What follows belongs to an exercise in optimizing a design on an open flow for small area; a production flow would make more cautious choices. At most, simulation tests tie the RTL to the original design; equivalence was not proved. Some runs may be left out. An edit can pass the tests and still lose a function that they never use. Only the layout flow was run in run 8; the RTL was not checked for function there.

## design/flow/run.sh

```bash
#!/bin/bash
# synth_recipe.tcl (not shown) runs the flow's synth.tcl, then flattens the netlist and writes it again
# the make line also repeats each setting of config.mk as NAME=value (left out here)
make -C /OpenROAD-flow-scripts/flow DESIGN_CONFIG=/design/flow/config.mk WORK_HOME=/design/flow/orfs CLKGATE_MAP_FILE= SYNTH_SCRIPT=/design/flow/synth_recipe.tcl finish
```

## design/flow/config.mk

```make
export PLATFORM = sky130hd
export DESIGN_NAME = FullyAssociative
export DESIGN_NICKNAME = FullyAssociative
export VERILOG_FILES = /design/flow/design.v
export SDC_FILE = /design/flow/constraint.sdc
export NUM_CORES = 4
export LEC_CHECK = 0
export CAP_MARGIN = 20
export CORE_MARGIN = 2
export CORE_UTILIZATION = 60
export CTS_BUF_LIST = sky130_fd_sc_hd__clkbuf_16
export CTS_CLUSTER_DIAMETER = 60
export CTS_CLUSTER_SIZE = 30
export SLEW_MARGIN = 20
```

## design/flow/constraint.sdc

```tcl
create_clock -name core_clock -period 12.0 [get_ports {clk}]
set_input_delay 2.4000 -clock core_clock [delete_from_list [all_inputs] [get_ports {clk}]]
set_output_delay 2.4000 -clock core_clock [all_outputs]
set_load 0.01 [all_outputs]
```

## design/flow/design.v

```verilog
module Compare #(parameter WIDTH = 30
                )
                (input  [WIDTH-1:0] tag_a_i
                ,input  [WIDTH-1:0] tag_b_i
                ,output             match_o
                );
   assign match_o = (tag_a_i == tag_b_i);
endmodule
module LRU #(parameter LENGTH = 32
            )
            (input clk
            ,input rst
            ,input access
            ,input  [LENGTH-1:0] sel_i
            ,output [LENGTH-1:0] victim_o
            );
   localparam W = $clog2(LENGTH);
   reg [W-1:0]      age [0:LENGTH-1];
   wire [LENGTH-1:0] sat;
   genvar g, k;
   generate
      for (g = 0; g < LENGTH; g = g + 1) begin : way
         wire [W-1:0] a = age[g];
         assign sat[g] = &a;
         wire [W-1:0] t;
         assign t[0] = access & ~sat[g];
         for (k = 1; k < W; k = k + 1) begin : carry
            assign t[k] = t[k-1] & a[k-1];
         end
         wire clr = access & sel_i[g];
         always_ff @(posedge clk) begin
            if (rst)
               age[g] <= g;
            else
               age[g] <= (a ^ t) & {W{~clr}};
         end
      end
   endgenerate
   reg [LENGTH-1:0] victim;
   reg              seen;
   always_comb begin
      seen = 1'b0;
      for (integer i = LENGTH-1; i >= 0; i = i - 1) begin
         victim[i] = sat[i] & ~seen;
         seen      = seen | sat[i];
      end
   end
   assign victim_o = victim;
endmodule
module FullyAssociative #(parameter WIDTH = 32
                         ,parameter C = 128      
                         ,parameter B = 4        
                         ,parameter A = C/B      
                         )
                         (input clk
                         ,input rst
                         ,input [WIDTH-1:0] address_i
                         ,input [B*8-1:0] data_i
                         ,input wen_i
                         ,input ren_i
                         ,output reg hit_o
                         ,output [WIDTH-1:0] data_o
                         );
   localparam WIDTH_OFFSET = $clog2(B);
   localparam WIDTH_TAG    = WIDTH - WIDTH_OFFSET;
   localparam WIDTH_DATA   = B*8;
   wire [WIDTH_TAG-1:0] tag = address_i[WIDTH-1:WIDTH_OFFSET];
   reg  [WIDTH_TAG-1:0]  tags  [0:A-1];
   reg  [WIDTH_DATA-1:0] datas [0:A-1];
   wire [A-1:0] match;
   wire [A-1:0] victim;
   wire [WIDTH_TAG-1:0]  tag_in  = rst ? {WIDTH_TAG{1'b0}}  : tag;
   wire [WIDTH_DATA-1:0] data_in = rst ? {WIDTH_DATA{1'b0}} : data_i;
   genvar g;
   generate
      for (g = 0; g < A; g = g + 1) begin : way
         Compare #(.WIDTH(WIDTH_TAG))
            cmp (.tag_a_i(tags[g])
                ,.tag_b_i(tag)
                ,.match_o(match[g])
                );
         wire ld = rst | (wen_i & ~hit_o & victim[g]);
         wire hd = ~rst & ~(wen_i & ~hit_o & victim[g]);
         always_ff @(posedge clk) begin
            tags[g]  <= (tags[g]  & {WIDTH_TAG{hd}})  | (tag_in  & {WIDTH_TAG{ld}});
            datas[g] <= (datas[g] & {WIDTH_DATA{hd}}) | (data_in & {WIDTH_DATA{ld}});
         end
      end
   endgenerate
   reg [A-1:0] first;
   reg         seen;
   always_comb begin
      seen = 1'b0;
      for (integer i = 0; i < A; i = i + 1) begin
         first[i] = match[i] & ~seen;
         seen     = seen | match[i];
      end
      hit_o = seen;
   end
   reg [WIDTH_DATA-1:0] rdata;
   always_comb begin
      rdata = 0;
      for (integer i = 0; i < A; i = i + 1)
         rdata = rdata | (datas[i] & {WIDTH_DATA{match[i]}});
   end
   assign data_o = rdata;
   wire [A-1:0] hit_sel = {first[A-1:1], first[0] | ~hit_o};
   wire [A-1:0] lru_sel = ren_i ? hit_sel : victim;
   wire         lru_access = ren_i & hit_o | wen_i;
   LRU #(.LENGTH(A)
        )
        lru (.clk(clk)
            ,.rst(rst)
            ,.access(lru_access)
            ,.sel_i(lru_sel)
            ,.victim_o(victim)
            );
endmodule
```

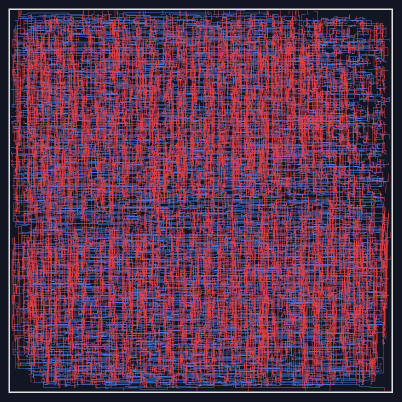
Run 1: routed metal, one color a layer
Scale: 1 px per um. Only two layers are drawn.
Key: red = M2 [wire length 118 mm]; blue = M1 [wire length 105 mm]
routed via count: 49898
WL per Instance: 35.7 um
GRT Total Usage: 36.0%

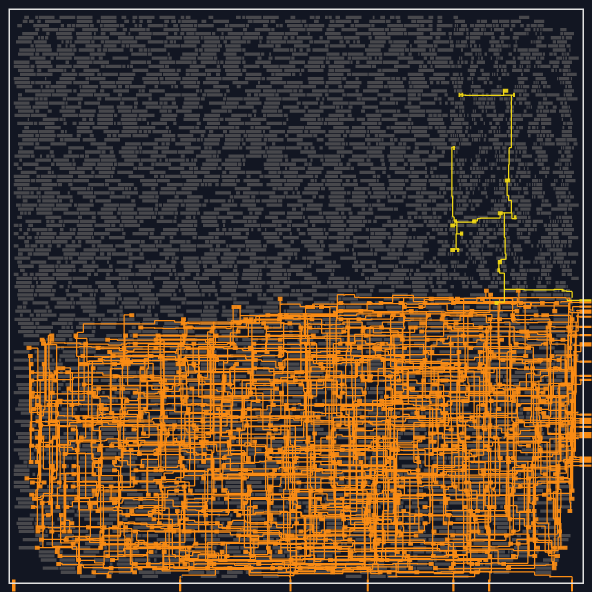
Run 1: port wiring
Scale: 1.5 px per um.
Key: orange = address_i [bits 32, direction input, edge 24 right, 8 bottom, end cells 990, buffers 77, wire 42.2 mm]; yellow = ren_i [bits 1, direction input, edge right, end cells 17, buffers 2, wire 399 um]

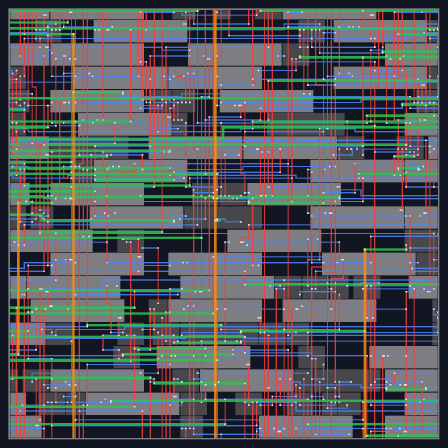
Run 1: close-up of the layout
Window x 166 to 216, y 166 to 216 um. Cells in gray, sequential cells in the stronger gray; small squares are vias.
Key: blue = M1; red = M2; green = M3; orange = M4
Most frequent: edfxtp_1 (37), xnor2_1 (12), a22oi_1 (6). Sequential cells in the window: 37. 86 logic cells have their middle in the window.

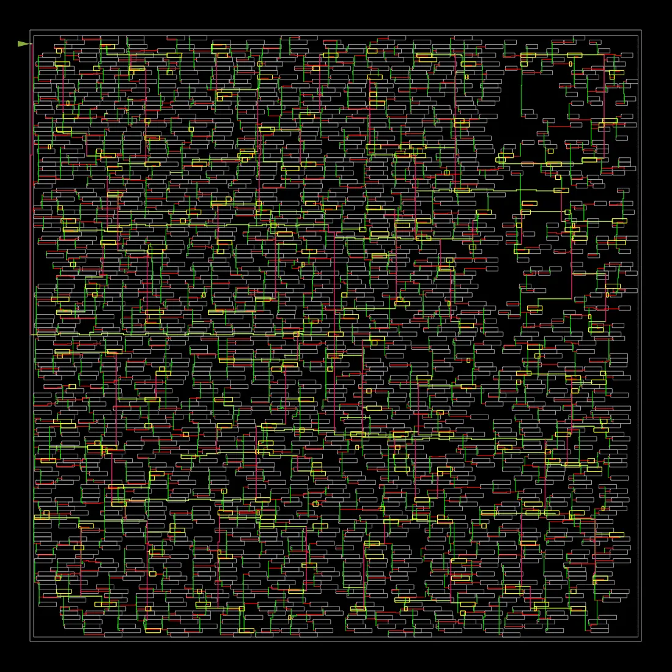
Run 1: clock wiring as the flow saved it
Seq cells: 2144
Clock Latency Late Sink: 0.82 ns
CTS Sinks: 2144
Clock Buffer Count: 153

==> results_dict.tcl, run 1 <==
set metrics [dict create \
    status "complete, no violations" \
    die_h_um 382 \
    cts_setup_buffers 0 \
    avgViaCountPerCell 6.79 \
    gp_congestion 0.805 \
    maxSlewViolCount 0 \
    fmax_mhz 107 \
    synth_most_common_cell "edfxtp_1" \
    clock_area_share_pct 5.41 \
    start_util_pct 60.4 \
    first_global_vias 46631 \
    nMultiInputCombCells 2744 \
    largest_class "registers" \
    crit_cells 13 \
    ys.flop_type "edfxtp_1" \
    synth_top_area_cell "edfxtp_1" \
    multi_input_area_share_pct 23.2 \
    die-width_um 382 \
    hold_start "lru.age[6][4]$_SDFF_PP0_" \
    critical_path_buf_inv_count 5 \
    path_class "input pin to output pin" \
    synth_top_area_share_pct 69.6 \
    setup_slack_ns 2.69 \
    hold_ws_ns 0.527 \
    synth_top_family_by_area "XOR/XNOR gates" \
    syn-num-nets 5362 \
    portBuffers 98 \
    routed-wl-met2_um 118000 \
    clockBufferDepth 3 \
    yosys.area_share.simple_pct 6.88 \
]
## Run 2: files that changed since run 1, shown whole
removed: design/flow/run.sh
==> design/flow/design.v <==
module Compare #(parameter WIDTH = 30
                )
                (input  [WIDTH-1:0] tag_a_i
                ,input  [WIDTH-1:0] tag_b_i
                ,output             match_o
                );
   assign match_o = (tag_a_i == tag_b_i);
endmodule
module Select3 (input  [2:0] match_i
               ,input  [2:0] data_i
               ,output       data_n_o
               );
   assign data_n_o = ~|(match_i & data_i);
endmodule
module Select2 (input  [1:0] match_i
               ,input  [1:0] data_i
               ,output       data_n_o
               );
   assign data_n_o = ~|(match_i & data_i);
endmodule
module LRU #(parameter LENGTH = 32
            )
            (input clk
            ,input rst
            ,input access
            ,input  [LENGTH-1:0] sel_i
            ,output [LENGTH-1:0] victim_o
            );
   localparam W = $clog2(LENGTH);
   (* mem2reg *) reg [W-1:0] age [0:LENGTH-1];
   wire [LENGTH-1:0] sat;
   genvar g;
   generate
      for (g = 0; g < LENGTH; g = g + 1) begin : way
         wire [W-1:0] nxt;
         AgeNext #(.W(W)
                  ,.INIT(g)
                  )
                  upd (.age_i(age[g])
                      ,.rst(rst)
                      ,.access(access)
                      ,.sel_i(sel_i[g])
                      ,.age_o(nxt)
                      ,.sat_o(sat[g])
                      );
         always_ff @(posedge clk)
            age[g] <= nxt;
      end
   endgenerate
   reg [LENGTH-1:0] victim;
   reg              seen;
   always_comb begin
      seen = 1'b0;
      for (integer i = LENGTH-1; i >= 0; i = i - 1) begin
         victim[i] = sat[i] & ~seen;
         seen      = seen | sat[i];
      end
   end
   assign victim_o = victim;
endmodule
module AgeNext #(parameter W = 5
                ,parameter [W-1:0] INIT = 0
                )
                (input  [W-1:0] age_i
                ,input          rst
                ,input          access
                ,input          sel_i
                ,output [W-1:0] age_o
                ,output         sat_o
                );
   assign sat_o = &age_i;
   wire [W-1:0] t;
   assign t[0] = access & ~sat_o;
   genvar k;
   generate
      for (k = 1; k < W; k = k + 1) begin : carry
         assign t[k] = t[k-1] & age_i[k-1];
      end
   endgenerate
   wire clr = access & sel_i;
   assign age_o = rst ? INIT : (age_i ^ t) & {W{~clr}};
endmodule
module FullyAssociative #(parameter WIDTH = 32
                         ,parameter C = 128      
                         ,parameter B = 4        
                         ,parameter A = C/B      
                         )
                         (input clk
                         ,input rst
                         ,input [WIDTH-1:0] address_i
                         ,input [B*8-1:0] data_i
                         ,input wen_i
                         ,input ren_i
                         ,output reg hit_o
                         ,output [WIDTH-1:0] data_o
                         );
   localparam WIDTH_OFFSET = $clog2(B);
   localparam WIDTH_TAG    = WIDTH - WIDTH_OFFSET;
   localparam WIDTH_DATA   = B*8;
   wire [WIDTH_TAG-1:0] tag = address_i[WIDTH-1:WIDTH_OFFSET];
   (* mem2reg *) reg [WIDTH_TAG-1:0]  tags  [0:A-1];
   (* mem2reg *) reg [WIDTH_DATA-1:0] datas [0:A-1];
   wire [A-1:0] match;
   wire [WIDTH_DATA-1:0] rdata;
   wire [A-1:0] victim;
   wire [WIDTH_TAG-1:0]  tag_in  = rst ? {WIDTH_TAG{1'b0}}  : tag;
   wire [WIDTH_DATA-1:0] data_in = rst ? {WIDTH_DATA{1'b0}} : data_i;
   genvar g;
   generate
      for (g = 0; g < A; g = g + 1) begin : way
         Compare #(.WIDTH(WIDTH_TAG))
            cmp (.tag_a_i(tags[g])
                ,.tag_b_i(tag)
                ,.match_o(match[g])
                );
         wire we = rst | (wen_i & ~hit_o & victim[g]);
         always_ff @(posedge clk) begin
            if (we) begin
               tags[g]  <= tag_in;
               datas[g] <= data_in;
            end
         end
      end
   endgenerate
   reg [A-1:0] first;
   reg         seen;
   always_comb begin
      seen = 1'b0;
      for (integer i = 0; i < A; i = i + 1) begin
         first[i] = match[i] & ~seen;
         seen     = seen | match[i];
      end
      hit_o = seen;
   end
   localparam NSEL = (A + 2) / 3;
   genvar j, k;
   generate
      for (j = 0; j < WIDTH_DATA; j = j + 1) begin : rbit
         wire [NSEL-1:0] part_n;
         for (k = 0; k < A / 3; k = k + 1) begin : s3
            Select3 sel (.match_i(match[3*k+2:3*k])
                        ,.data_i({datas[3*k+2][j], datas[3*k+1][j], datas[3*k][j]})
                        ,.data_n_o(part_n[k])
                        );
         end
         if (A % 3 == 2) begin : s2
            Select2 sel (.match_i(match[A-1:A-2])
                        ,.data_i({datas[A-1][j], datas[A-2][j]})
                        ,.data_n_o(part_n[NSEL-1])
                        );
         end
         assign rdata[j] = ~&part_n;
      end
   endgenerate
   assign data_o = rdata;
   wire [A-1:0] hit_sel = {first[A-1:1], first[0] | ~hit_o};
   wire [A-1:0] lru_sel = ren_i ? hit_sel : victim;
   wire         lru_access = ren_i & hit_o | wen_i;
   LRU #(.LENGTH(A)
        )
        lru (.clk(clk)
            ,.rst(rst)
            ,.access(lru_access)
            ,.sel_i(lru_sel)
            ,.victim_o(victim)
            );
endmodule
==> design/flow/flow/run.sh <==
#!/bin/bash
export CTS_ARGS="-sink_clustering_enable -repair_clock_nets -sink_clustering_size 18 -sink_clustering_max_diameter 50 -buf_list sky130_fd_sc_hd__clkbuf_8 -dont_use_dummy_load"
export BUFFER_PORTS_ARGS="-buffer_cell sky130_fd_sc_hd__buf_1"
bash standard.sh > standard.log 2>&1
==> design/flow/standard.sh <==
#!/bin/bash
# synth_recipe.tcl (not shown) runs the flow's synth.tcl, then flattens the netlist and writes it again
# the make line also repeats each setting of config.mk as NAME=value (left out here)
make -C /OpenROAD-flow-scripts/flow DESIGN_CONFIG=/design/flow/config.mk WORK_HOME=/design/flow/orfs CLKGATE_MAP_FILE= SYNTH_SCRIPT=/design/flow/synth_recipe.tcl "${@:-finish}"
==> design/flow/config.mk <==
export PLATFORM = sky130hd
export DESIGN_NAME = FullyAssociative
export DESIGN_NICKNAME = FullyAssociative
export VERILOG_FILES = /design/flow/design.v
export SDC_FILE = /design/flow/constraint.sdc
export NUM_CORES = 4
export LEC_CHECK = 0
export CAP_MARGIN = 10
export CORE_MARGIN = 2
export CORE_UTILIZATION = 60
export SLEW_MARGIN = 10
export SYNTH_HIERARCHICAL = 1
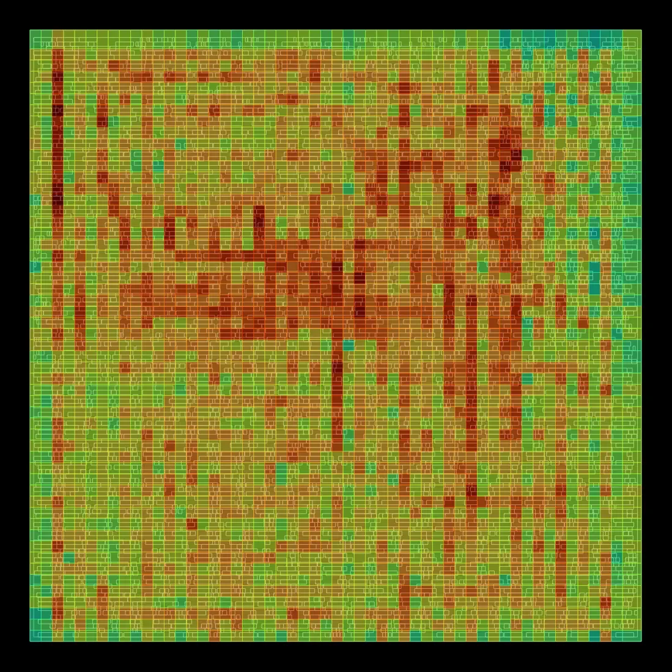
Run 2: congestion heat map
GRT Total Usage: 29.6%
GRT met3 Usage: 5.61%

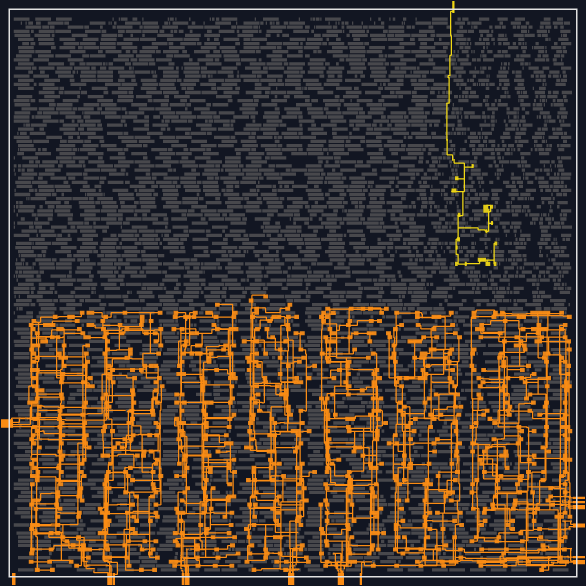
Run 2: port wiring
Scale: 1.5 px per um.
Key: orange = address_i [bits 32, direction input, edge 19 bottom, 9 right, 4 left, end cells 990, buffers 60, wire 16900 um]; yellow = ren_i [bits 1, direction input, edge top, end cells 18, buffers 1, wire 308 um]
Port-buffer cells: 98
IO Pins: 101

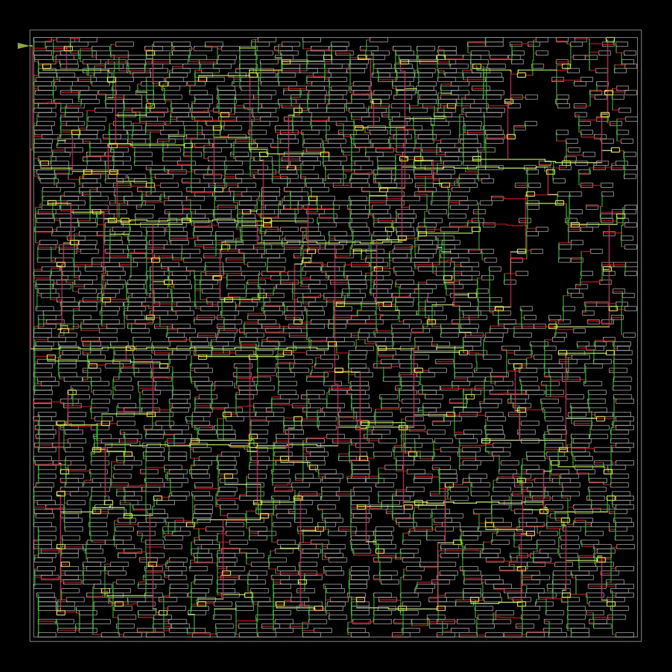
Run 2: clock wiring as the flow saved it
Setup Skew: 0.0885 ns
Clock Latency Late Sink: 0.93 ns
number of CTS-inserted buffers: 176

==> results_dict.tcl, run 2 <==
set metrics [dict create \
    status "complete, no violations" \
    fmax_mhz 108 \
    holdPathStages 2 \
    nMultiInputCombCells 2503 \
    routed-wl-met2_um 91800 \
    die-width_um 377 \
    gp_congestion 0.780 \
    path_max_fanout 32 \
    multi_input_area_share_pct 23.8 \
    critical_path_buf_inv_count 4 \
    clock_buffers 176 \
    core_region_area_um2 138000 \
    n_sequential_cell 2144 \
    avgViaCountPerCell 6.62 \
    clkSinkCount 2144 \
    syn-num-nets 4883 \
    path_class "input pin to output pin" \
    r2r-end "lru.age[14][4]$_DFF_P_" \
    synth_top_area_share_pct 71.2 \
    hold_ws_ns 0.565 \
    maxSlewViolCount 0 \
    dr_wl_met3_um 23100 \
    avgSynthCellArea_um2 17.8 \
    first_global_vias 43128 \
    crit_cells 12 \
    synth_most_common_cell "edfxtp_1" \
    clockBufferDepth 3 \
    hold_start "lru.age[11][4]$_DFF_P_" \
    synth_top_family_by_area "XOR/XNOR gates" \
    largest_class "registers" \
    synth_top_area_cell "edfxtp_1" \
    clock_area_share_pct 2.68 \
    hold_end "lru.age[11][4]$_DFF_P_" \
    die_h_um 377 \
    period_share_pct 77.2 \
    setup_slack_ns 2.73 \
    yosys_register_bits 2144 \
    start_util_pct 60.7 \
    routed-via-count 45426 \
    rows 136 \
]
==> run 2 -> run 3 <==
==> design/flow/flow/run.sh (replaced) <==
#!/bin/bash
export CTS_ARGS="-sink_clustering_enable -repair_clock_nets -sink_clustering_size 20 -sink_clustering_max_diameter 60 -buf_list sky130_fd_sc_hd__clkbuf_8 -dont_use_dummy_load"
export BUFFER_PORTS_ARGS="-buffer_cell sky130_fd_sc_hd__buf_1"
bash standard.sh > standard.log 2>&1
--- a/design/flow/config.mk
+++ b/design/flow/config.mk
@@ -8,5 +8,5 @@
 export CAP_MARGIN = 10
 export CORE_MARGIN = 2
-export CORE_UTILIZATION = 60
+export CORE_UTILIZATION = 70
 export SLEW_MARGIN = 10
 export SYNTH_HIERARCHICAL = 1
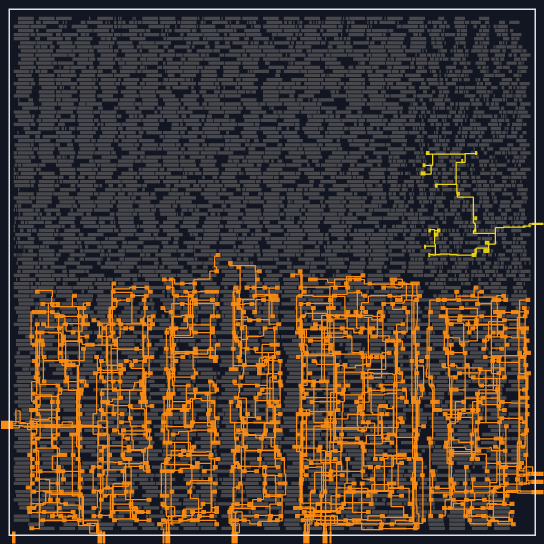
Run 3: port wiring
Scale: 1.5 px per um.
Key: yellow = ren_i [bits 1, direction input, edge right, end cells 18, buffers 2, wire 293 um]; orange = address_i [bits 32, direction input, edge 22 bottom, 6 right, 4 left, end cells 990, buffers 60, wire 16700 um]

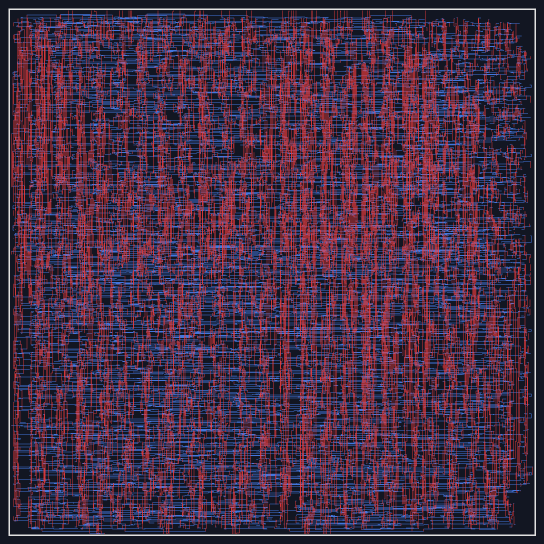
Run 3: routed metal, one color a layer
Scale: 1.5 px per um. Only two layers are drawn.
Key: blue = M1 [wire length 80.3 mm]; red = M2 [wire length 91.0 mm]
GRT Total Usage: 33.6%
final WL: 204000 um
WL per Instance: 31.0 um
routed via count: 45882

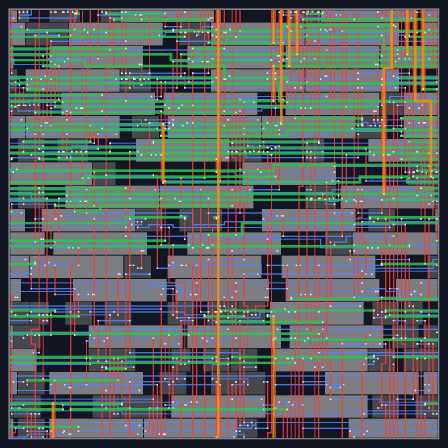
Run 3: close-up of the layout
Window x 150 to 200, y 150 to 200 um. Cells in gray, sequential cells in the stronger gray; small squares are vias.
Key: red = M2; orange = M4; green = M3; blue = M1
102 logic cells have their middle in the window. Netlist names of flops here include datas (28), tags (20). Sequential cells in the window: 48. Most frequent: edfxtp_1 (48), xor2_1 (17), a222oi_1 (11).

==> results_dict.tcl, run 3 <==
set metrics [dict create \
    synth_top_area_cell "edfxtp_1" \
    maxSlewViolCount 0 \
    critical_path_buf_inv_count 4 \
    period_share_pct 77.6 \
    avgSynthCellArea_um2 17.8 \
    synth_top_family_by_area "XOR/XNOR gates" \
    synth_top_area_share_pct 71.2 \
    r2r-end "lru.age[14][4]$_DFF_P_" \
    syn-num-nets 4883 \
    cts_made_buffers 143 \
    first_global_vias 44229 \
    ys.flop_type "edfxtp_1" \
    hold_ws_ns 0.563 \
    max_cap_violations 0 \
    multi_input_area_share_pct 23.9 \
    fmax_mhz 107 \
    met1_usage_pct 49.7 \
    clkSinkCount 2144 \
    clock_area_share_pct 2.19 \
    clock_latency_ns 0.90 \
    hold_start "lru.age[13][4]$_DFF_P_" \
    largest_class "registers" \
    portBuffers 98 \
    crit_cells 12 \
    status "complete, no violations" \
    cts_setup_buffers 0 \
    routed-wl-met2_um 91000 \
    start_util_pct 70.7 \
    yosys.area_share.simple_pct 6.05 \
    rows 126 \
    yosys_register_bits 2144 \
    buffer_area_share_pct 1.68 \
    pin_count 101 \
    critPathCaptureType "output pin" \
    avgViaCountPerCell 6.97 \
    clock_buffers 143 \
    dr_wl_met3_um 26000 \
    drive_gt1_share_pct 9.99 \
    synthArstFlopShare_pct 0 \
    path_class "input pin to output pin" \
    cts_tree "built" \
    finalClockSkew_ns 0.0943 \
    gp_congestion 0.785 \
    holdPathStages 2 \
    die_h_um 350 \
    synth_most_common_cell "edfxtp_1" \
    met3_usage_pct 7.90 \
    clockBufferDepth 3 \
]
==> run 3 -> run 4 <==
==> design/flow/flow/run.sh (replaced) <==
#!/bin/bash
export CTS_ARGS="-sink_clustering_enable -repair_clock_nets -sink_clustering_size 16 -sink_clustering_max_diameter 50 -buf_list sky130_fd_sc_hd__clkbuf_8 -dont_use_dummy_load"
bash standard.sh > standard.log 2>&1
--- a/design/flow/config.mk
+++ b/design/flow/config.mk
@@ -8,5 +8,5 @@
 export CAP_MARGIN = 10
 export CORE_MARGIN = 2
-export CORE_UTILIZATION = 70
+export CORE_UTILIZATION = 60
 export SLEW_MARGIN = 10
 export SYNTH_HIERARCHICAL = 1
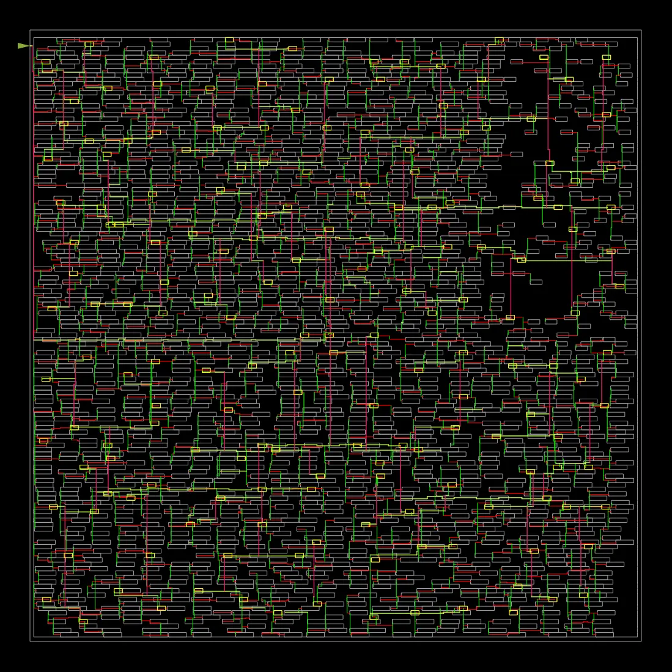
Run 4: clock wiring as the flow saved it
Setup Skew: 0.0970 ns
number of CTS-inserted buffers: 180
Clock Buffer Count: 180

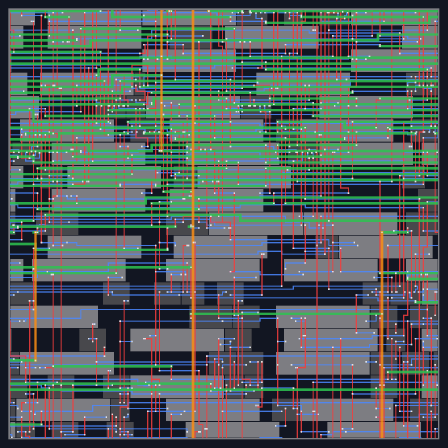
Run 4: close-up of the layout
Window x 164 to 214, y 164 to 214 um. Cells in gray, sequential cells in the stronger gray; small squares are vias.
Key: blue = M1; orange = M4; green = M3; red = M2
Most frequent: edfxtp_1 (41), xor2_1 (13), a222oi_1 (9). 91 logic cells have their middle in the window. Netlist names of flops here include datas (26), tags (15). Sequential cells in the window: 41.

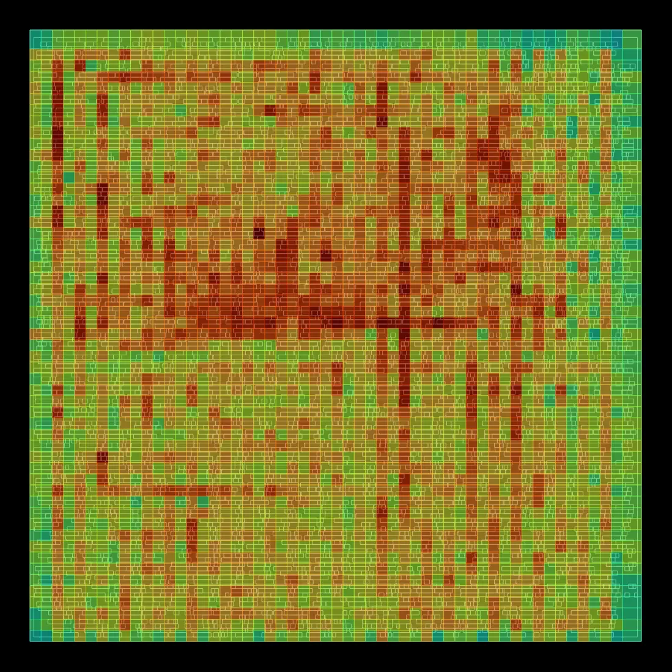
Run 4: congestion heat map
met1 GRT Util: 46.1%
Top Usage Layer GRT: met1
GRT Total Usage: 30.2%

==> results_dict.tcl, run 4 <==
set metrics [dict create \
    dr_wl_met3_um 25000 \
    critical_path_buf_inv_count 3 \
    max_cap_violations 0 \
    synthArstFlopShare_pct 0 \
    setup_slack_ns 2.28 \
    drive_gt1_share_pct 10.7 \
    wirelength_um 215000 \
    largest_class "registers" \
    hold_start "lru.age[13][4]$_DFF_P_" \
    buffer_area_share_pct 2.12 \
    synth_top_family_by_area "XOR/XNOR gates" \
    gp_congestion 0.807 \
    clkSinkCount 2144 \
    status "complete, no violations" \
    cts_setup_buffers 0 \
    syn-num-nets 4883 \
    hold_end "lru.age[13][4]$_DFF_P_" \
    wl_per_cell_um 31.2 \
    die-width_um 377 \
    routed-via-count 45824 \
    critPathCaptureType "output pin" \
    hold_ws_ns 0.571 \
]
==> run 4 -> run 5 <==
--- a/design/flow/design.v
+++ b/design/flow/design.v
@@ -106,5 +106,5 @@
    wire [WIDTH_TAG-1:0]  tag_in  = rst ? {WIDTH_TAG{1'b0}}  : tag;
    wire [WIDTH_DATA-1:0] data_in = rst ? {WIDTH_DATA{1'b0}} : data_i;
-   genvar g;
+   genvar g, j, k;
    generate
       for (g = 0; g < A; g = g + 1) begin : way
@@ -114,10 +114,19 @@
                 ,.match_o(match[g])
                 );
-         wire we = rst | (wen_i & ~hit_o & victim[g]);
+         wire ld = rst | (wen_i & ~hit_o & victim[g]);
+         wire hd = ~ld;
+         wire [WIDTH_TAG-1:0]  tag_d;
+         wire [WIDTH_DATA-1:0] data_d;
+         for (j = 0; j < WIDTH_TAG; j = j + 1) begin : wt
+            WritePort #(.WIDTH(1))
+               wp (.q_i(tags[g][j]), .d_i(tag_in[j]), .hold_i(hd), .load_i(ld), .q_o(tag_d[j]));
+         end
+         for (j = 0; j < WIDTH_DATA; j = j + 1) begin : wd
+            WritePort #(.WIDTH(1))
+               wp (.q_i(datas[g][j]), .d_i(data_in[j]), .hold_i(hd), .load_i(ld), .q_o(data_d[j]));
+         end
          always_ff @(posedge clk) begin
-            if (we) begin
-               tags[g]  <= tag_in;
-               datas[g] <= data_in;
-            end
+            tags[g]  <= tag_d;
+            datas[g] <= data_d;
          end
       end
@@ -134,5 +143,4 @@
    end
    localparam NSEL = (A + 2) / 3;
-   genvar j, k;
    generate
       for (j = 0; j < WIDTH_DATA; j = j + 1) begin : rbit
@@ -166,2 +174,12 @@
             );
 endmodule
+module WritePort #(parameter WIDTH = 32
+                  )
+                  (input  [WIDTH-1:0] q_i
+                  ,input  [WIDTH-1:0] d_i
+                  ,input              hold_i
+                  ,input              load_i
+                  ,output [WIDTH-1:0] q_o
+                  );
+   assign q_o = (q_i & {WIDTH{hold_i}}) | (d_i & {WIDTH{load_i}});
+endmodule
==> design/flow/flow/run.sh (replaced) <==
#!/bin/bash
export CTS_ARGS="-sink_clustering_enable -repair_clock_nets -sink_clustering_size 18 -sink_clustering_max_diameter 50 -buf_list sky130_fd_sc_hd__clkbuf_8 -dont_use_dummy_load"
export BUFFER_PORTS_ARGS="-buffer_cell sky130_fd_sc_hd__buf_1"
bash standard.sh > standard.log 2>&1
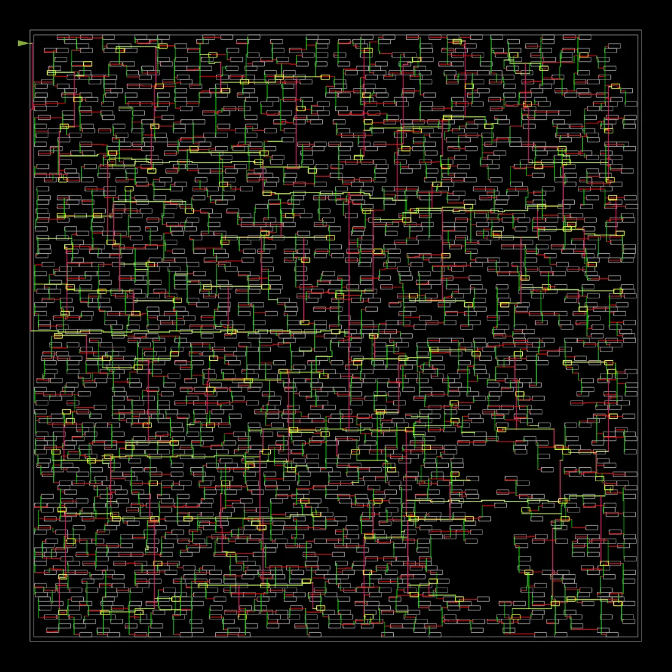
Run 5: clock wiring as the flow saved it
Clock Latency Late Sink: 0.98 ns
Setup Skew: 0.0976 ns

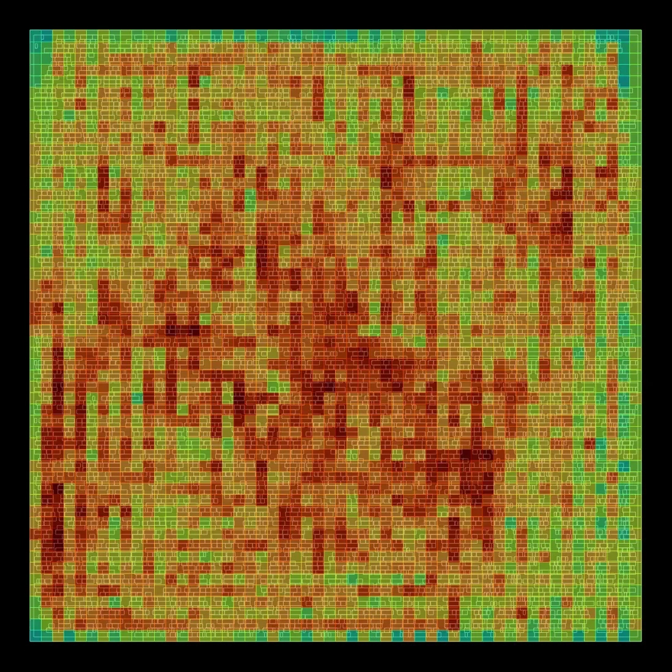
Run 5: congestion heat map
Core Util, Final: 65.8%
Top Usage Layer GRT: met2
WL per Instance: 30.7 um
GRT met3 Usage: 8.26%

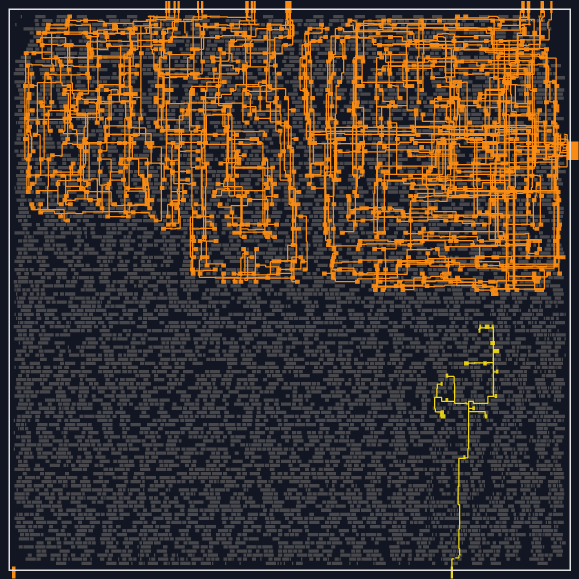
Run 5: port wiring
Scale: 1.5 px per um.
Key: orange = address_i [bits 32, direction input, edge 21 top, 9 right, 2 bottom, end cells 990, buffers 60, wire 21.6 mm]; yellow = ren_i [bits 1, direction input, edge bottom, end cells 18, buffers 2, wire 326 um]

==> results_dict.tcl, run 5 <==
set metrics [dict create \
    critPathCaptureType "output pin" \
    max_cap_violations 0 \
    start_util_pct 60.4 \
    maxSlewViolCount 0 \
    hold_end "datas[27][18]$_DFF_P_" \
    setup_slack_ns 2.84 \
    clock_area_share_pct 2.78 \
    hold_ws_ns 0.487 \
    drive_gt1_share_pct 8.89 \
    status "complete, no violations" \
    clockBufferDepth 3 \
    synth_most_common_cell "dfxtp_1" \
    path_class "input pin to output pin" \
    portBuffers 98 \
    synth_top_area_cell "dfxtp_1" \
    fmax_mhz 109 \
    core_region_area_um2 135000 \
    yosys.area_share.simple_pct 6.18 \
    wirelength_um 274000 \
    routed-via-count 64470 \
    largest_class "registers" \
    nMultiInputCombCells 4520 \
    synth_top_family_by_area "compound AO/OA/AOI/OAI gates" \
    grtUsageTotal_pct 37.7 \
    r2r-end "datas[13][30]$_DFF_P_" \
    hold_start "datas[27][18]$_DFF_P_" \
    rows 135 \
    routed-wl-met2_um 119000 \
    crit_cells 12 \
    clkSinkCount 2144 \
    synthArstFlopShare_pct 0 \
    buffer_area_share_pct 2.00 \
    period_share_pct 76.3 \
]
==> run 5 -> run 6 <==
--- a/design/flow/config.mk
+++ b/design/flow/config.mk
@@ -8,5 +8,5 @@
 export CAP_MARGIN = 10
 export CORE_MARGIN = 2
-export CORE_UTILIZATION = 60
+export CORE_UTILIZATION = 70
 export SLEW_MARGIN = 10
 export SYNTH_HIERARCHICAL = 1
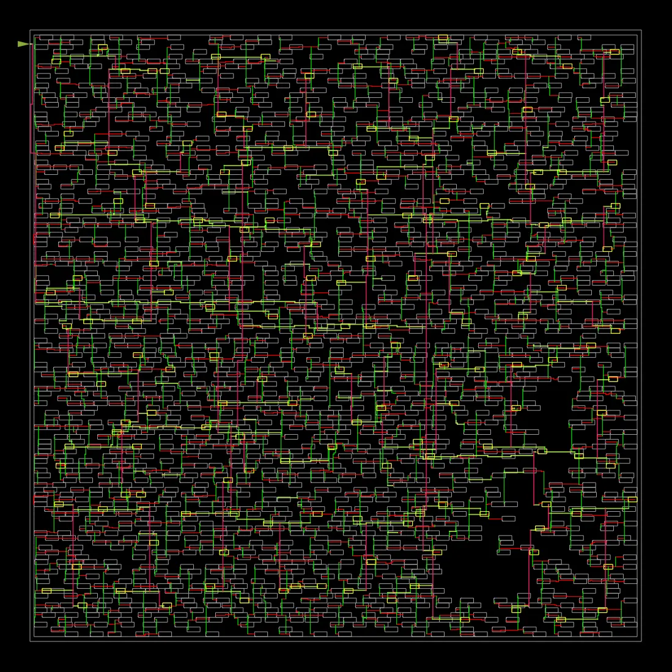
Run 6: clock wiring as the flow saved it
number of CTS-inserted buffers: 160
Clock Buffer Count: 160
Setup Skew: 0.0817 ns
Clock Latency Late Sink: 0.91 ns

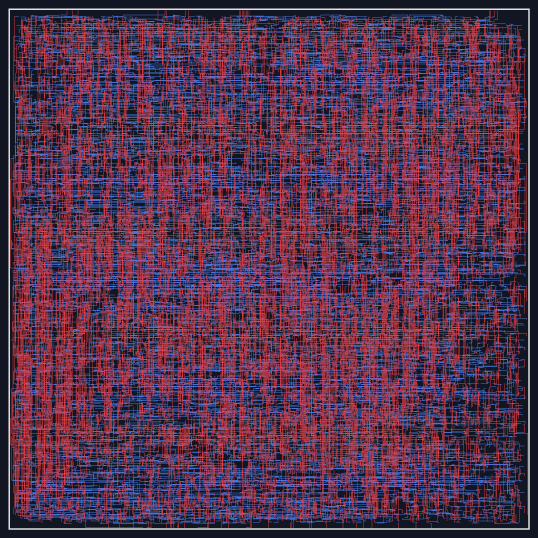
Run 6: routed metal, one color a layer
Scale: 1.5 px per um. Only two layers are drawn.
Key: red = M2 [wire length 115 mm]; blue = M1 [wire length 107 mm]

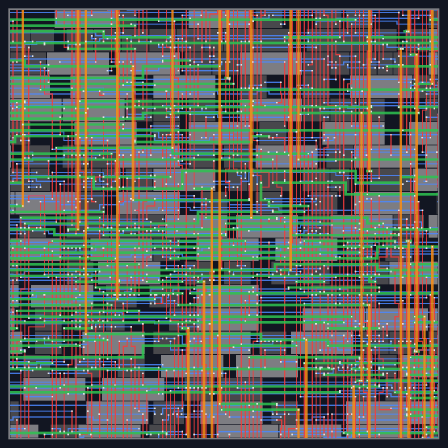
Run 6: close-up of the layout
Window x 148 to 198, y 148 to 198 um. Cells in gray, sequential cells in the stronger gray; small squares are vias.
Key: green = M3; red = M2; orange = M4; blue = M1
Netlist names of flops here include datas (28), tags (23). 150 logic cells have their middle in the window. Sequential cells in the window: 51. Most frequent: dfxtp_1 (51), a22o_1 (46), xnor2_1 (24).

==> results_dict.tcl, run 6 <==
set metrics [dict create \
    status "complete, no violations" \
    portBuffers 98 \
    setup_slack_ns 2.15 \
    synth_most_common_cell "dfxtp_1" \
    clockBufferDepth 3 \
    dr_wl_met3_um 32800 \
    yosys_register_bits 2144 \
    yosys.area_share.simple_pct 6.18 \
    hold_start "datas[7][28]$_DFF_P_" \
    r2r-end "tags[13][3]$_DFF_P_" \
    syn-num-nets 6914 \
    critical_path_buf_inv_count 4 \
    clkSinkCount 2144 \
    buffer_area_share_pct 1.96 \
    path_class "input pin to output pin" \
    maxSlewViolCount 0 \
    wl_per_cell_um 31.0 \
    fmax_mhz 102 \
    multi_input_area_share_pct 44.7 \
    largest_class "registers" \
    clock_area_share_pct 2.49 \
    core_region_area_um2 116000 \
    critPathCaptureType "output pin" \
    drive_gt1_share_pct 8.55 \
    n_sequential_cell 2144 \
    met1_usage_pct 58.1 \
    hold_end "datas[7][28]$_DFF_P_" \
    rows 125 \
    synth_top_area_cell "dfxtp_1" \
    hold_ws_ns 0.487 \
    start_util_pct 70.5 \
    avgSynthCellArea_um2 12.2 \
    nMultiInputCombCells 4520 \
    final_util_pct 76.2 \
    ys.flop_type "dfxtp_1" \
    first_global_vias 62998 \
    die_h_um 346 \
    grtUsageTotal_pct 42.7 \
    cts_tree "built" \
    busiest_layer "met2" \
    routed-wl-met2_um 115000 \
    pin_count 101 \
    wirelength_um 268000 \
    max_cap_violations 0 \
    gp_congestion 0.830 \
    met3_usage_pct 10.2 \
    period_share_pct 82.0 \
]
==> run 6 -> run 7 <==
--- a/design/flow/config.mk
+++ b/design/flow/config.mk
@@ -6,7 +6,7 @@
 export NUM_CORES = 4
 export LEC_CHECK = 0
-export CAP_MARGIN = 10
+export CAP_MARGIN = 5
 export CORE_MARGIN = 2
-export CORE_UTILIZATION = 70
-export SLEW_MARGIN = 10
+export CORE_UTILIZATION = 75
+export SLEW_MARGIN = 5
 export SYNTH_HIERARCHICAL = 1
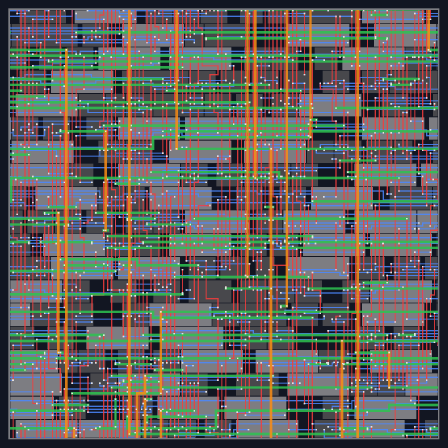
Run 7: close-up of the layout
Window x 142 to 192, y 142 to 192 um. Cells in gray, sequential cells in the stronger gray; small squares are vias.
Key: orange = M4; red = M2; blue = M1; green = M3
Netlist names of flops here include tags (44), datas (12). 172 logic cells have their middle in the window. Sequential cells in the window: 56. Most frequent: dfxtp_1 (56), a22o_1 (53), xnor2_1 (33).

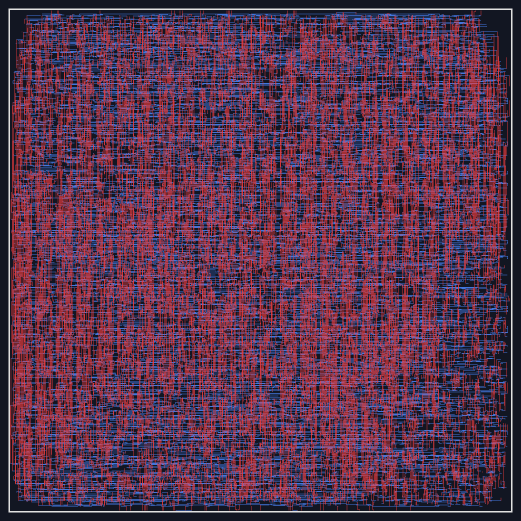
Run 7: routed metal, one color a layer
Scale: 1.5 px per um. Only two layers are drawn.
Key: red = M2 [wire length 113 mm]; blue = M1 [wire length 100 mm]
final WL: 265000 um
WL per Instance: 31.1 um
GRT Total Usage: 45.3%
routed via count: 66557

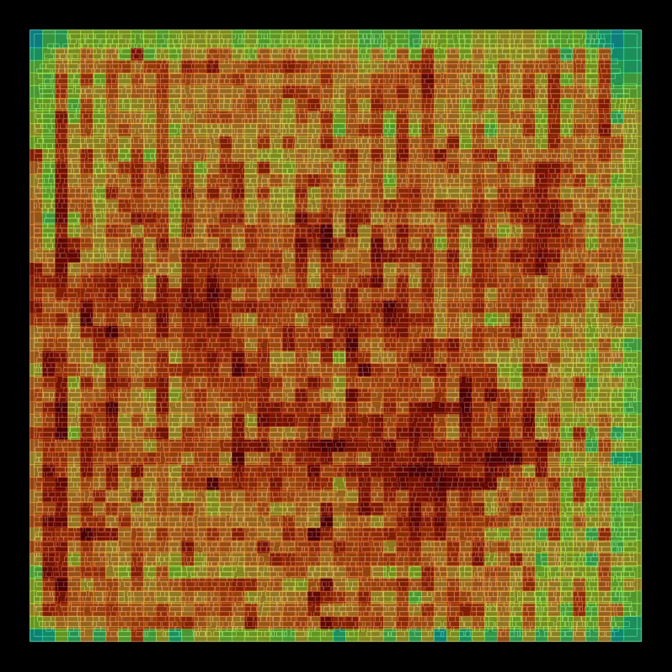
Run 7: congestion heat map
met1 GRT Util: 58.5%
GRT met3 Usage: 14.2%
Core Util, Final: 81.3%
met2 usage: 67.5%

==> results_dict.tcl, run 7 <==
set metrics [dict create \
    status "failed layout checks" \
    so_faults "max-capacitance violations, max-slew violations" \
    cts_made_buffers 157 \
    period_share_pct 78.8 \
    max_cap_violations 2 \
    pin_count 101 \
    place_ws_ns 2.97 \
    core_region_area_um2 108000 \
    buffer_area_share_pct 2.01 \
    avgSynthCellArea_um2 12.2 \
    setup_slack_ns 2.54 \
    multi_input_area_share_pct 44.7 \
    clock_area_share_pct 2.45 \
    holdPathStages 1 \
    n_sequential_cell 2144 \
    synthArstFlopShare_pct 0 \
    yosys.area_share.simple_pct 6.18 \
    portBuffers 98 \
    clock_latency_ns 0.93 \
    critical_path_buf_inv_count 4 \
    nMultiInputCombCells 4520 \
    dr_wl_met3_um 36400 \
    fmax_mhz 106 \
    routed-wl-met2_um 113000 \
    die-width_um 334 \
    synth_most_common_cell "dfxtp_1" \
    start_util_pct 75.3 \
    crit_cells 12 \
    synth_top_family_by_area "compound AO/OA/AOI/OAI gates" \
    die_h_um 334 \
    finalClockSkew_ns 0.0742 \
    cts_setup_buffers 0 \
    largest_class "registers" \
    busiest_layer "met2" \
    rows 121 \
    clock_buffers 157 \
    drive_gt1_share_pct 8.54 \
    avgViaCountPerCell 7.80 \
    hold_ws_ns 0.488 \
    hold_end "datas[25][18]$_DFF_P_" \
    first_global_vias 63982 \
    maxSlewViolCount 58 \
    critPathCaptureType "output pin" \
    path_class "input pin to output pin" \
    gp_congestion 0.843 \
    synth_top_area_share_pct 52.6 \
    clkSinkCount 2144 \
    syn-num-nets 6914 \
    cts_tree "built" \
]
==> run 8: a larger rewrite; changed files in full <==
removed: design/flow/flow/run.sh
removed: design/flow/standard.sh
==> design/flow/design.v <==
module Compare #(parameter VALUE_WIDTH = 32
                ,parameter INDEX_WIDTH = 32
                )
                (input [VALUE_WIDTH-1:0] value_A_i
                ,input [VALUE_WIDTH-1:0] value_B_i
                ,input [INDEX_WIDTH-1:0] index_A_i
                ,input [INDEX_WIDTH-1:0] index_B_i
                ,output [VALUE_WIDTH-1:0] value_out_o
                ,output [INDEX_WIDTH-1:0] index_out_o
                );
   assign value_out_o = value_A_i > value_B_i ? value_A_i : value_B_i;
   assign index_out_o = value_A_i > value_B_i ? index_A_i : index_B_i;
endmodule 
module LRU #(parameter LENGTH = 32
            )
            (input clk
            ,input rst
            ,input access
            ,input [$clog2(LENGTH)-1:0] index_i
            ,output [$clog2(LENGTH)-1:0] index_o
            );
   (* mem2reg *) reg [$clog2(LENGTH)-1:0] lru [0:LENGTH-1];
   wire [$clog2(LENGTH)-1:0] value[0:LENGTH-2];
   wire [$clog2(LENGTH)-1:0] index[0:LENGTH-2];
   genvar gen_i, gen_j;
   generate
      for(gen_i = 0; gen_i < LENGTH; gen_i = gen_i + 2) begin : loop1
         parameter [$clog2(LENGTH)-1:0] i = gen_i;
         parameter [$clog2(LENGTH)-1:0] i_plus1 = gen_i + 1;
         Compare  #(.VALUE_WIDTH($clog2(LENGTH))
                   ,.INDEX_WIDTH($clog2(LENGTH))
                   )
                   cmp1(.value_A_i(lru[i])
                       ,.value_B_i(lru[i_plus1])
                       ,.index_A_i(i)
                       ,.index_B_i(i_plus1)
                       ,.value_out_o(value[i/2])
                       ,.index_out_o(index[i/2])
                       );
      end
   endgenerate 
   generate
      for(gen_i = 1; gen_i < $clog2(LENGTH); gen_i = gen_i + 1) begin : loop2_1
         parameter param_r = LENGTH - (LENGTH >> (gen_i-1));   
         parameter param_w = LENGTH - (LENGTH >> gen_i);       
         parameter param_s = (LENGTH >> gen_i);  
         for(gen_j = 0; gen_j < param_s; gen_j = gen_j + 2) begin : loop2_2
            parameter [$clog2(LENGTH)-1:0] j = gen_j;
            parameter [$clog2(LENGTH)-1:0] j_plus1 = gen_j+1;
            Compare #(.VALUE_WIDTH($clog2(LENGTH))
                     ,.INDEX_WIDTH($clog2(LENGTH))
                     )
                      cmp2(.value_A_i(value[param_r + j])
                          ,.value_B_i(value[param_r + j_plus1])
                          ,.index_A_i(index[param_r + j])
                          ,.index_B_i(index[param_r + j_plus1])
                          ,.value_out_o(value[param_w + (j/2)])
                          ,.index_out_o(index[param_w + (j/2)])
                          );
         end
      end
   endgenerate
   assign index_o = index[LENGTH-2];    
   always_ff@(posedge clk) begin
      if(rst) begin
         for(integer i = 0; i < LENGTH; i = i + 1) begin
            lru[i] <= i;
         end
      end
      else begin
         if(access) begin
            for(integer i = 0; i < LENGTH; i = i + 1) begin
               if(index_i == i) begin
                  lru[index_i] <= 0;
               end
               else begin   
                  if(lru[i] != {$clog2(LENGTH){1'b1}}) begin
                     lru[i] <= lru[i] + 1;
                  end
               end
            end  
         end  
      end   
   end  
endmodule 
module FullyAssociative #(parameter WIDTH = 32
                         ,parameter C = 128      
                         ,parameter B = 4        
                         ,parameter A = C/B      
                         )
                         (input clk
                         ,input rst
                         ,input [WIDTH-1:0] address_i
                         ,input [B*8-1:0] data_i
                         ,input wen_i
                         ,input ren_i
                         ,output reg hit_o
                         ,output [WIDTH-1:0] data_o
                         );
   localparam WIDTH_VALID   = 1'b1;
   localparam WIDTH_DIRTY   = 1'b1;
   localparam WIDTH_OFFSET = $clog2(B);
   localparam WIDTH_INDEX  = 1'b0;
   localparam WIDTH_TAG    = WIDTH - WIDTH_OFFSET - WIDTH_INDEX;
   localparam WIDTH_ROW    = WIDTH_VALID + WIDTH_DIRTY + WIDTH_TAG + B*8;
   localparam OFFSET_DATA_LSB = 0;
   localparam OFFSET_DATA_MSB = B*8-1; 
   localparam OFFSET_TAG_LSB  = B*8;
   localparam OFFSET_TAG_MSB  = B*8+WIDTH_TAG-1;
   localparam OFFSET_DIRTY    = WIDTH_ROW-2;
   localparam OFFSET_VALID    = WIDTH_ROW-1;
   (* mem2reg *) reg [WIDTH_ROW-1:0] cache [0:A-1];
   wire [WIDTH_TAG-1:0]    tag;
   wire [WIDTH_OFFSET-1:0] offset;
   assign offset = address_i[WIDTH_OFFSET-1:0];
   assign tag    = address_i[WIDTH-1:WIDTH_OFFSET];
   reg [$clog2(A)-1:0] hit_index;
   always_comb begin 
      hit_o     = 1'b0;
      hit_index = 1'b0;
      for(integer i = 0; i < A; i = i + 1) begin
         if(!hit_o && cache[i][OFFSET_TAG_MSB:OFFSET_TAG_LSB] == tag) begin
            hit_o = 1'b1;
            hit_index = i;
         end
      end
   end
   reg [$clog2(A)-1:0] lru_index_i;
   reg [$clog2(A)-1:0] lru_index_o;
   wire lru_access_i;
   assign lru_access_i = ren_i & hit_o | wen_i;
   LRU #(.LENGTH(A)
        )
        lru (.clk(clk)
            ,.rst(rst)
            ,.access(lru_access_i)
            ,.index_i(lru_index_i)
            ,.index_o(lru_index_o)
            );
   assign data_o = cache[hit_index] << ((offset>>2)*(1<<$clog2(WIDTH)));
   assign lru_index_i = rst ? 0
                            : ren_i ? hit_index 
                                    : lru_index_o; 
   always_ff @(posedge clk) begin
      if(rst) begin
         for(integer i = 0; i < A; i = i + 1) begin
            cache[i] <= 0;
         end
      end
      else begin
         if(wen_i && !hit_o) begin
            cache[lru_index_o] <= {1'b1, 1'b1, tag, data_i};
         end
      end
   end  
endmodule
==> design/flow/run.sh <==
#!/bin/bash
# synth_recipe.tcl (not shown) runs the flow's synth.tcl, then flattens the netlist and writes it again
# the make line also repeats each setting of config.mk as NAME=value (left out here)
make -C /OpenROAD-flow-scripts/flow DESIGN_CONFIG=/design/flow/config.mk WORK_HOME=/design/flow/orfs CLKGATE_MAP_FILE= SYNTH_SCRIPT=/design/flow/synth_recipe.tcl finish
==> design/flow/config.mk <==
export PLATFORM = sky130hd
export DESIGN_NAME = FullyAssociative
export DESIGN_NICKNAME = FullyAssociative
export VERILOG_FILES = /design/flow/design.v
export SDC_FILE = /design/flow/constraint.sdc
export NUM_CORES = 4
export LEC_CHECK = 0
export CAP_MARGIN = 20
export CORE_MARGIN = 2
export CORE_UTILIZATION = 40
export SLEW_MARGIN = 20
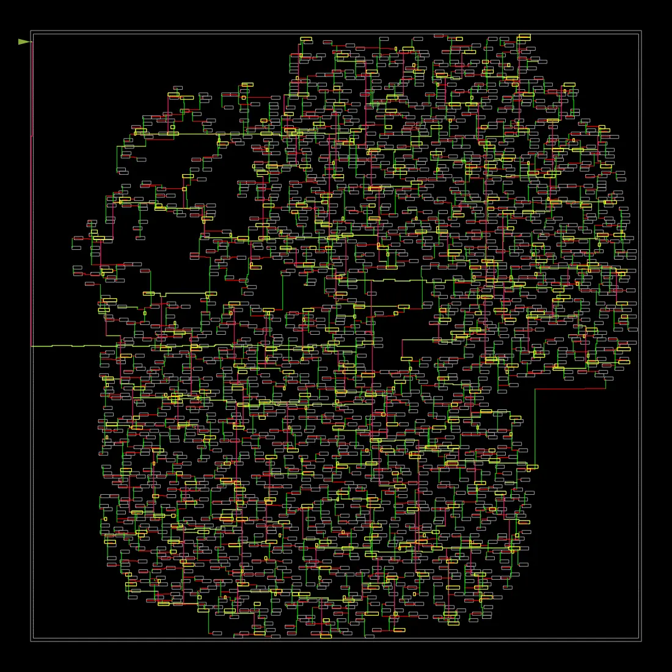
Run 8: clock wiring as the flow saved it
Setup Skew: 0.0488 ns
Clock Buffer Count: 317
number of CTS-inserted buffers: 224

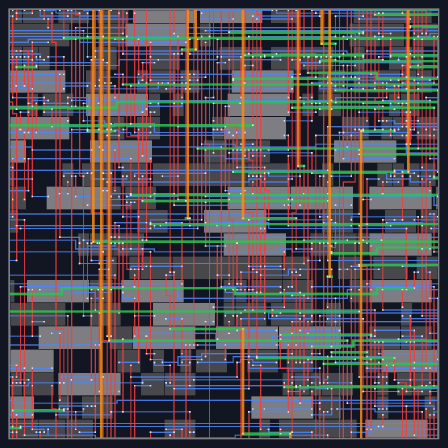
Run 8: close-up of the layout
Window x 229 to 279, y 229 to 279 um. Cells in gray, sequential cells in the stronger gray; small squares are vias.
Key: red = M2; blue = M1; orange = M4; green = M3
Most frequent: dfxtp_1 (31), nor2_1 (28), mux2i_1 (28). 162 logic cells have their middle in the window. Sequential cells in the window: 31. Netlist names of flops here include cache (31).

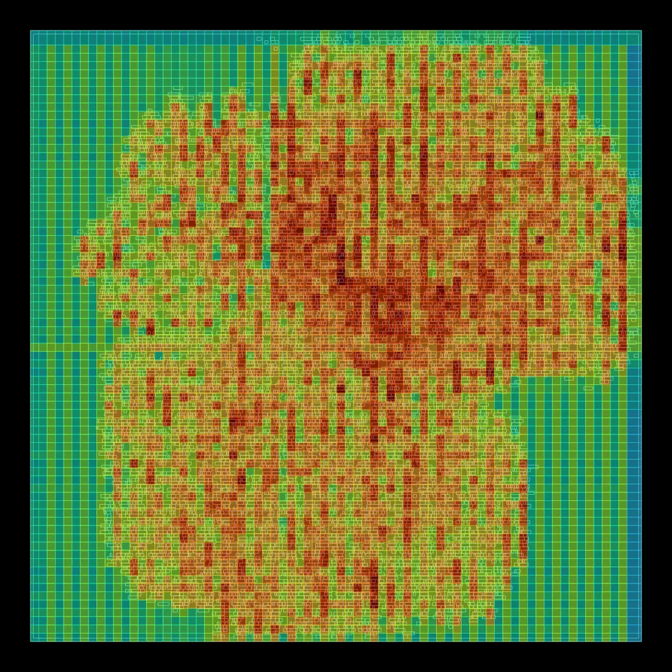
Run 8: congestion heat map
met2 usage: 40.1%
GRT met3 Usage: 4.00%
Core Util, Final: 44.9%
met1 GRT Util: 32.0%

==> results_dict.tcl, run 8 <==
set metrics [dict create \
    die_h_um 509 \
    rows 185 \
    drive_gt1_share_pct 8.02 \
    synth_top_family_by_area "multiplexers" \
    hold_start "cache[3][12]$_SDFFE_PP0P_" \
    avgSynthCellArea_um2 9.07 \
    synth_top_area_share_pct 42.1 \
    yosys.area_share.simple_pct 15.9 \
    r2r-end "cache[31][11]$_SDFFE_PP0P_" \
    hold_ws_ns 0.451 \
    clock_area_share_pct 6.72 \
    path_class "input pin to output pin" \
    busiest_layer "met2" \
    place_ws_ns 0.558 \
    routed-wl-met2_um 152000 \
    fmax_mhz 85.2 \
    clockBufferDepth 3 \
    cts_tree "built" \
    yosys_register_bits 2144 \
    ys.flop_type "dfxtp_1" \
    multi_input_area_share_pct 47.8 \
    routed-via-count 81980 \
    gp_congestion 0.930 \
    start_util_pct 40.2 \
    critPathCaptureType "output pin" \
    crit_cells 14 \
    nMultiInputCombCells 7979 \
    synthArstFlopShare_pct 0 \
    status "complete, no violations" \
    grtUsageTotal_pct 24.5 \
    period_share_pct 97.8 \
    core_region_area_um2 254000 \
    max_cap_violations 0 \
    portBuffers 98 \
    largest_class "multi-input gates" \
    buffer_area_share_pct 3.46 \
    synth_top_area_cell "dfxtp_1" \
    holdPathStages 2 \
    wirelength_um 329000 \
    wl_per_cell_um 22.6 \
    synth_most_common_cell "dfxtp_1" \
    pin_count 101 \
    n_sequential_cell 2144 \
    dr_wl_met3_um 23200 \
    clock_latency_ns 0.91 \
]

## re-timing with driven ports
No port has a modelled driver above. Below, the same layouts with a new extraction and two added sets of constraints. Step 1 sets driving cells, clkbuf_16 on the clock port and buf_2 on the other inputs (assumed; they add their load-dependent delay and slew). Step 2 adds t to the input delays and takes it off the output delays; t is the mean of the earliest and latest rising clock arrival at the registers after step 1. Input paths then give back, and output paths get back, about the clock's delay inside the block. a / b / c = ideal ports / drivers / drivers and shift; a / b = the first two.
run	t, ns	slack for setup (ns)	slew at the worst register clock pin (ns)
run 1	0.871	2.685 / 2.660 / 2.660	0.10 / 0.10
run 2	0.967	2.731 / 2.709 / 2.709	0.11 / 0.11
run 3	0.923	2.684 / 2.656 / 2.656	0.12 / 0.12
run 4	0.968	2.284 / 2.259 / 2.259	0.10 / 0.10
run 5	1.006	2.842 / 2.819 / 2.819	0.12 / 0.12
run 6	0.957	2.155 / 2.127 / 2.127	0.12 / 0.12
run 7	0.970	2.542 / 2.508 / 2.508	0.11 / 0.11
run 8	0.980	0.263 / 0.239 / 0.239	0.07 / 0.07
The setup slack of run 7, which loses most, moves by -0.034 ns with the drivers and by -0.034 ns with both steps.
